This is an optimization exercise on Yosys and OpenROAD, whose aim is small area, a short achievable clock period and few clock cycles per item, not a production implementation. Only simulation tests tie the RTL to the original design; equivalence was not proved.

[flow/constraint.sdc]
create_clock -name core_clock -period 16.0 [get_ports {clk}]
set_input_delay 3.2000 -clock core_clock [delete_from_list [all_inputs] [get_ports {clk}]]
set_output_delay 3.2000 -clock core_clock [all_outputs]
set_load 0.01 [all_outputs]
[flow/design.v]
module dot(input logic clk, input logic rst_n,
           output logic slave_waitrequest,
           input logic [3:0] slave_address,
           input logic slave_read, output logic [31:0] slave_readdata,
           input logic slave_write, input logic [31:0] slave_writedata,
           input logic master_waitrequest,
           output logic [31:0] master_address,
           output logic master_read, input logic [31:0] master_readdata, input logic master_readdatavalid,
           output logic master_write, output logic [31:0] master_writedata);
    logic done_dot, slave_waitrequest_out;
    logic [31:0] slave_readdata_out,
                 weight_addr, vector_addr, vector_length, start_indicator,
                 stored_weight_addr, stored_vector_addr, stored_vector_length;
    localparam logic [2:0] IDLE   = 3'b000;
    localparam logic [2:0] READ_W = 3'b001;       
    localparam logic [2:0] WAIT_W = 3'b010;
    localparam logic [2:0] READ_V = 3'b011;       
    localparam logic [2:0] WAIT_V = 3'b100;
    localparam logic [2:0] CALC   = 3'b101;       
    localparam logic [2:0] DONE   = 3'b110;
    logic start_dot, start_new_dot, master_read_out;
    logic [2:0] state;
    logic [31:0] master_address_out;
    logic signed [63:0] prod;
    logic [63:0] prod_rnd;
    logic [31:0] count, weight_val, sum, int_prod;
    assign slave_readdata = slave_readdata_out;
    assign slave_waitrequest = slave_waitrequest_out;
    always @(*) begin
        if (rst_n == 1'b0)
            slave_waitrequest_out = 1'b1;
        else
            if (state == READ_W || state == WAIT_W || state == READ_V || state == WAIT_V || state == CALC)
                slave_waitrequest_out = 1'b1;
            else
                slave_waitrequest_out = 1'b0;
    end
    always @(posedge clk)
        if (rst_n == 1'b0)
            slave_readdata_out <= 32'b0;
        else begin
            if (slave_read & (slave_address == 4'd0) & done_dot)
                slave_readdata_out <= sum;
            if (slave_write) begin
                if (slave_address == 4'd0) start_indicator <= slave_writedata;
                if (slave_address == 4'd2) weight_addr <= slave_writedata;
                if (slave_address == 4'd3) vector_addr <= slave_writedata;
                if (slave_address == 4'd5) vector_length <= slave_writedata;
            end
        end
    assign start_dot = slave_write && (slave_address == 4'd0);
    assign master_read = master_read_out;
    assign master_address = master_address_out;
    assign master_write = 1'b0;
    assign master_writedata = 32'b0;
    assign start_new_dot = (stored_weight_addr != weight_addr) || (stored_vector_addr != vector_addr) || (stored_vector_length != vector_length);
    assign prod = $signed(weight_val) * $signed(master_readdata);
    assign prod_rnd = prod + (prod[63] ? 64'd32767 : 64'd32768);
    assign int_prod = prod_rnd[47:16];
    always @(posedge clk)
        if (rst_n == 1'b0) begin
            state <= IDLE;
            master_read_out <= 1'b0;
            master_address_out <= 32'b0;
            done_dot <= 1'b0;
        end else
            case (state)
                IDLE: begin
                    done_dot <= 1'b0;
                    master_read_out <= 1'b0;
                    master_address_out <= 32'b0;
                    count <= 32'd0;
                    sum <= 32'd0;
                    if (start_dot) begin
                        stored_weight_addr <= weight_addr;
                        stored_vector_addr <= vector_addr;
                        stored_vector_length <= vector_length;
                        state <= READ_W;
                    end
                end
                READ_W: begin
                    if (count < stored_vector_length) begin
                        done_dot <= 1'b0;
                        master_read_out <= 1'b1;
                        master_address_out <= stored_weight_addr + (count * 4);
                        state <= WAIT_W;
                    end else begin
                        state <= DONE;
                        done_dot <= 1'b1;
                    end
                end
                WAIT_W: begin
                    done_dot <= 1'b0;
                    if (master_waitrequest == 1'b0) begin
                        master_read_out <= 1'b0;
                        state <= READ_V;
                    end
                end
                READ_V: begin
                    done_dot <= 1'b0;
                    if (master_readdatavalid == 1'b1) begin
                        master_read_out <= 1'b1;
                        master_address_out <= stored_vector_addr + (count * 4);
                        state <= WAIT_V;
                        weight_val <= master_readdata;     
                    end
                end
                WAIT_V: begin
                    done_dot <= 1'b0;
                    if (master_waitrequest == 1'b0) begin
                        master_read_out <= 1'b0;
                        state <= CALC;
                    end
                end
                CALC: begin
                    done_dot <= 1'b0;
                    if (master_readdatavalid == 1'b1) begin
                        master_read_out <= 1'b0;
                        sum <= sum + int_prod;
                        count <= count + 32'd1;
                        state <= READ_W;
                    end
                end
                DONE: begin
                    master_read_out <= 1'b0;
                    master_address_out <= 32'b0;
                    count <= 32'd0;
                    if (start_dot & start_new_dot) begin
                        sum <= 32'd0;
                        stored_weight_addr <= weight_addr;
                        stored_vector_addr <= vector_addr;
                        stored_vector_length <= vector_length;
                        state <= READ_W;
                        done_dot <= 1'b0;
                    end else
                        done_dot <= 1'b1;
                end
                default: begin
                    master_read_out <= 1'b0;
                    master_address_out <= 32'b0;
                    done_dot <= 1'b0;
                end
            endcase
endmodule
[flow/config.mk]
export PLATFORM = sky130hd
export DESIGN_NAME = dot
export DESIGN_NICKNAME = dot
export VERILOG_FILES = /design/flow/design.v
export SDC_FILE = /design/flow/constraint.sdc
export NUM_CORES = 4
export LEC_CHECK = 0
export CAP_MARGIN = 20
export CORE_MARGIN = 2
export CORE_UTILIZATION = 40
export SLEW_MARGIN = 20
[flow/run.sh]
#!/bin/bash
# synth_recipe.tcl (not shown) runs the flow's synth.tcl, then flattens the netlist and writes it again
# the make line also repeats each setting of config.mk as NAME=value (left out here)
make -C /OpenROAD-flow-scripts/flow DESIGN_CONFIG=/design/flow/config.mk WORK_HOME=/design/flow/orfs CLKGATE_MAP_FILE= SYNTH_SCRIPT=/design/flow/synth_recipe.tcl finish
Drive-strength map:
Scale: 2 px per um.
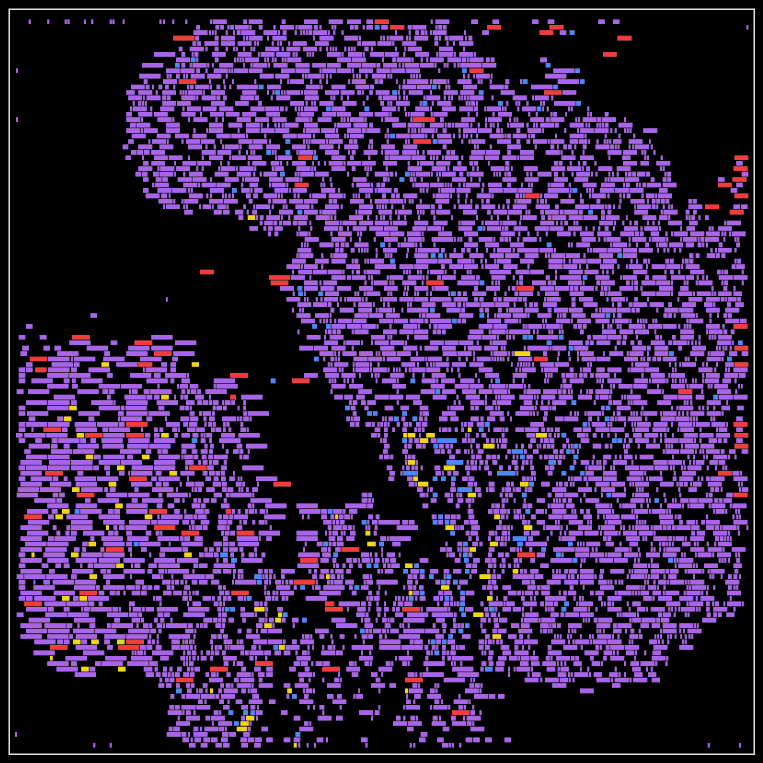
legend:
  red:
    size: drive 6 and up
    cells: 82
    most_used: clkbuf_16
  purple:
    size: drive 1 or less
    cells: 5266
    most_used: inv_1
  yellow:
    size: drive 2
    cells: 76
    most_used: mux2_2
  blue:
    size: drive 3 to 4
    cells: 176
    most_used: buf_4
nonclk buf count: 327
PnR worst setup slack: 0.705 ns

Routed metal, one color a layer:
Scale: 1.5 px per um.
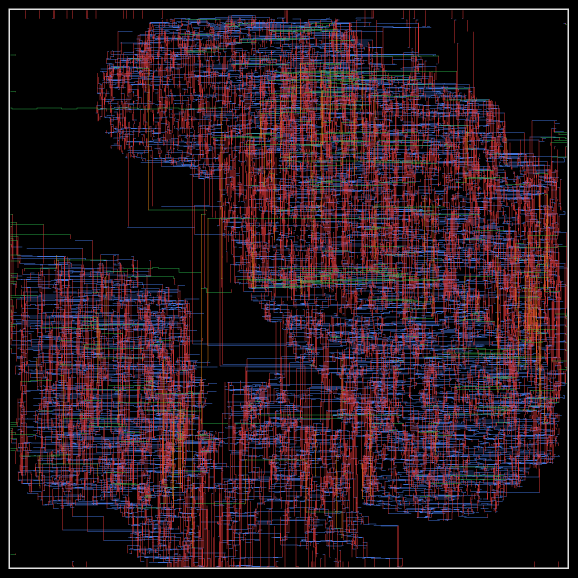
legend:
  green:
    layer: met3
    wire_length: 6120 um
  blue:
    layer: met1
    wire_length: 59.9 mm
  red:
    layer: met2
    wire_length: 73.2 mm
  orange:
    layer: met4
    wire_length: 3250 um

Track usage over the die:
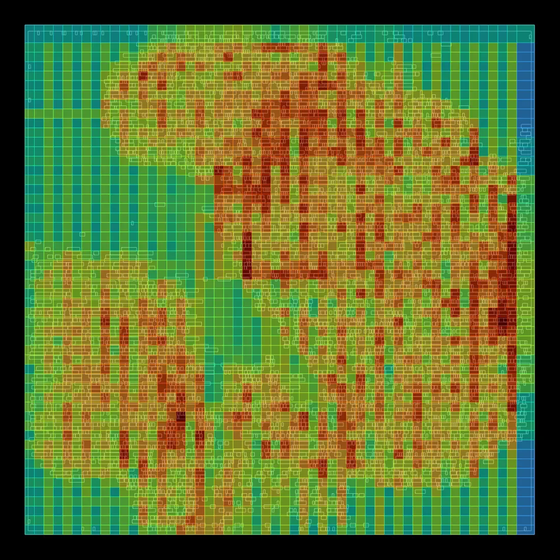
GRT busiest layer: met2
GR Util met2: 37.7%
met3 Use GR: 2.41%

==> impl_metrics.env <==
export IMPL_status="finished clean"
export IMPL_yosys_area_share_simple_pct=14.6
export IMPL_synth_edf_count=288
export IMPL_yosys_area_top_type_share_pct=40.1
export IMPL_fillerInstances=12721
export IMPL_synth_fa_ha_area_share_pct=46.7
export IMPL_drc=0
export IMPL_crit_path_end_kind="flip-flop"
export IMPL_synth_avg_cell_area_um2=9.94
export IMPL_cpMostUsedCell="fa_1"
export IMPL_crit_end="sum[31]$_SDFFCE_PN0P_"
export IMPL_rsz0062_at_grt="no"
export IMPL_max_slew_margin_pct=35.2
export IMPL_finClkSkew_ns=0.0354
export IMPL_via_per_inst=5.06
export IMPL_required_ns=16.45
export IMPL_drtAntennaViolNets=0
export IMPL_nMultiInputCombCells=3729
export IMPL_synthCells=5443
export IMPL_r2r_setup_slack_ns=2.88
export IMPL_grt_pass1_wl_mm=228
export IMPL_ys_flop_type="edfxtp_1"
export IMPL_track_usage_pct=21.3
export IMPL_finalCriticalPeriod_ns=15.30
export IMPL_drv_cap=0
export IMPL_synth_largest_area_cell="fa_1"
export IMPL_drt_met1_wl_mm=59.9
export IMPL_cts_setup_buffers=0
export IMPL_clk_latency_ns=0.60
export IMPL_die_h_um=372
export IMPL_drv_slew=0
export IMPL_finalHoldWorstSlack_ns=0.454
export IMPL_largest_cell_class="multi-input combinational cells"
export IMPL_synth_seq_area_share_pct=18.5
export IMPL_highest_layer="met4"
export IMPL_ys_types=87
export IMPL_multi_input_area_share_pct=65.0
export IMPL_grt_max_degree=78
export IMPL_r2r_cells=48
export IMPL_slowest_delay_ns=0.64
export IMPL_crit_type="in -> reg"
export IMPL_clock_sinks=357
export IMPL_synth_seq_cells=357
export IMPL_die_area_um2=138000
export IMPL_gr_usage_met1_pct=27.7
export IMPL_synthToLayoutAreaGrowth_pct=10.8
export IMPL_placedCellCount=7292
export IMPL_clkbuf_count=46
export IMPL_holdPathEnd="stored_vector_length[8]$_DFFE_PP_"
export IMPL_overflow=0
export IMPL_min_period_over_period_pct=95.6
Testbench counts, summed over its fixed seeds: cycles 157,488, macs 16,346.

==> static timing again, ports no longer ideal <==
The results above use ideal ports. As a check the final layout listed here was re-extracted and re-timed, cells and wires unchanged.
Step 1 sets driving cells, clkbuf_16 on the clock port and buf_2 on the other inputs (assumed; they add their load-dependent delay and slew).
Step 2 moves the port delays by t, midway between the first and last clock arrival at a register: inputs arrive t later, outputs are due t later. That takes back most of the time a late clock gives input paths.
Three values: no drivers, after step 1, after step 2; two values: the first two.
t, ns: 0.648
setup slack, ns: 0.705 / 0.745 / 0.097
worst setup path after step 2: input to register
worst slew at a driven data input, ns: 0.09
After both steps setup and hold are still met in this run. The setup slack of this run moves by +0.040 ns with the drivers and by -0.608 ns with both steps.
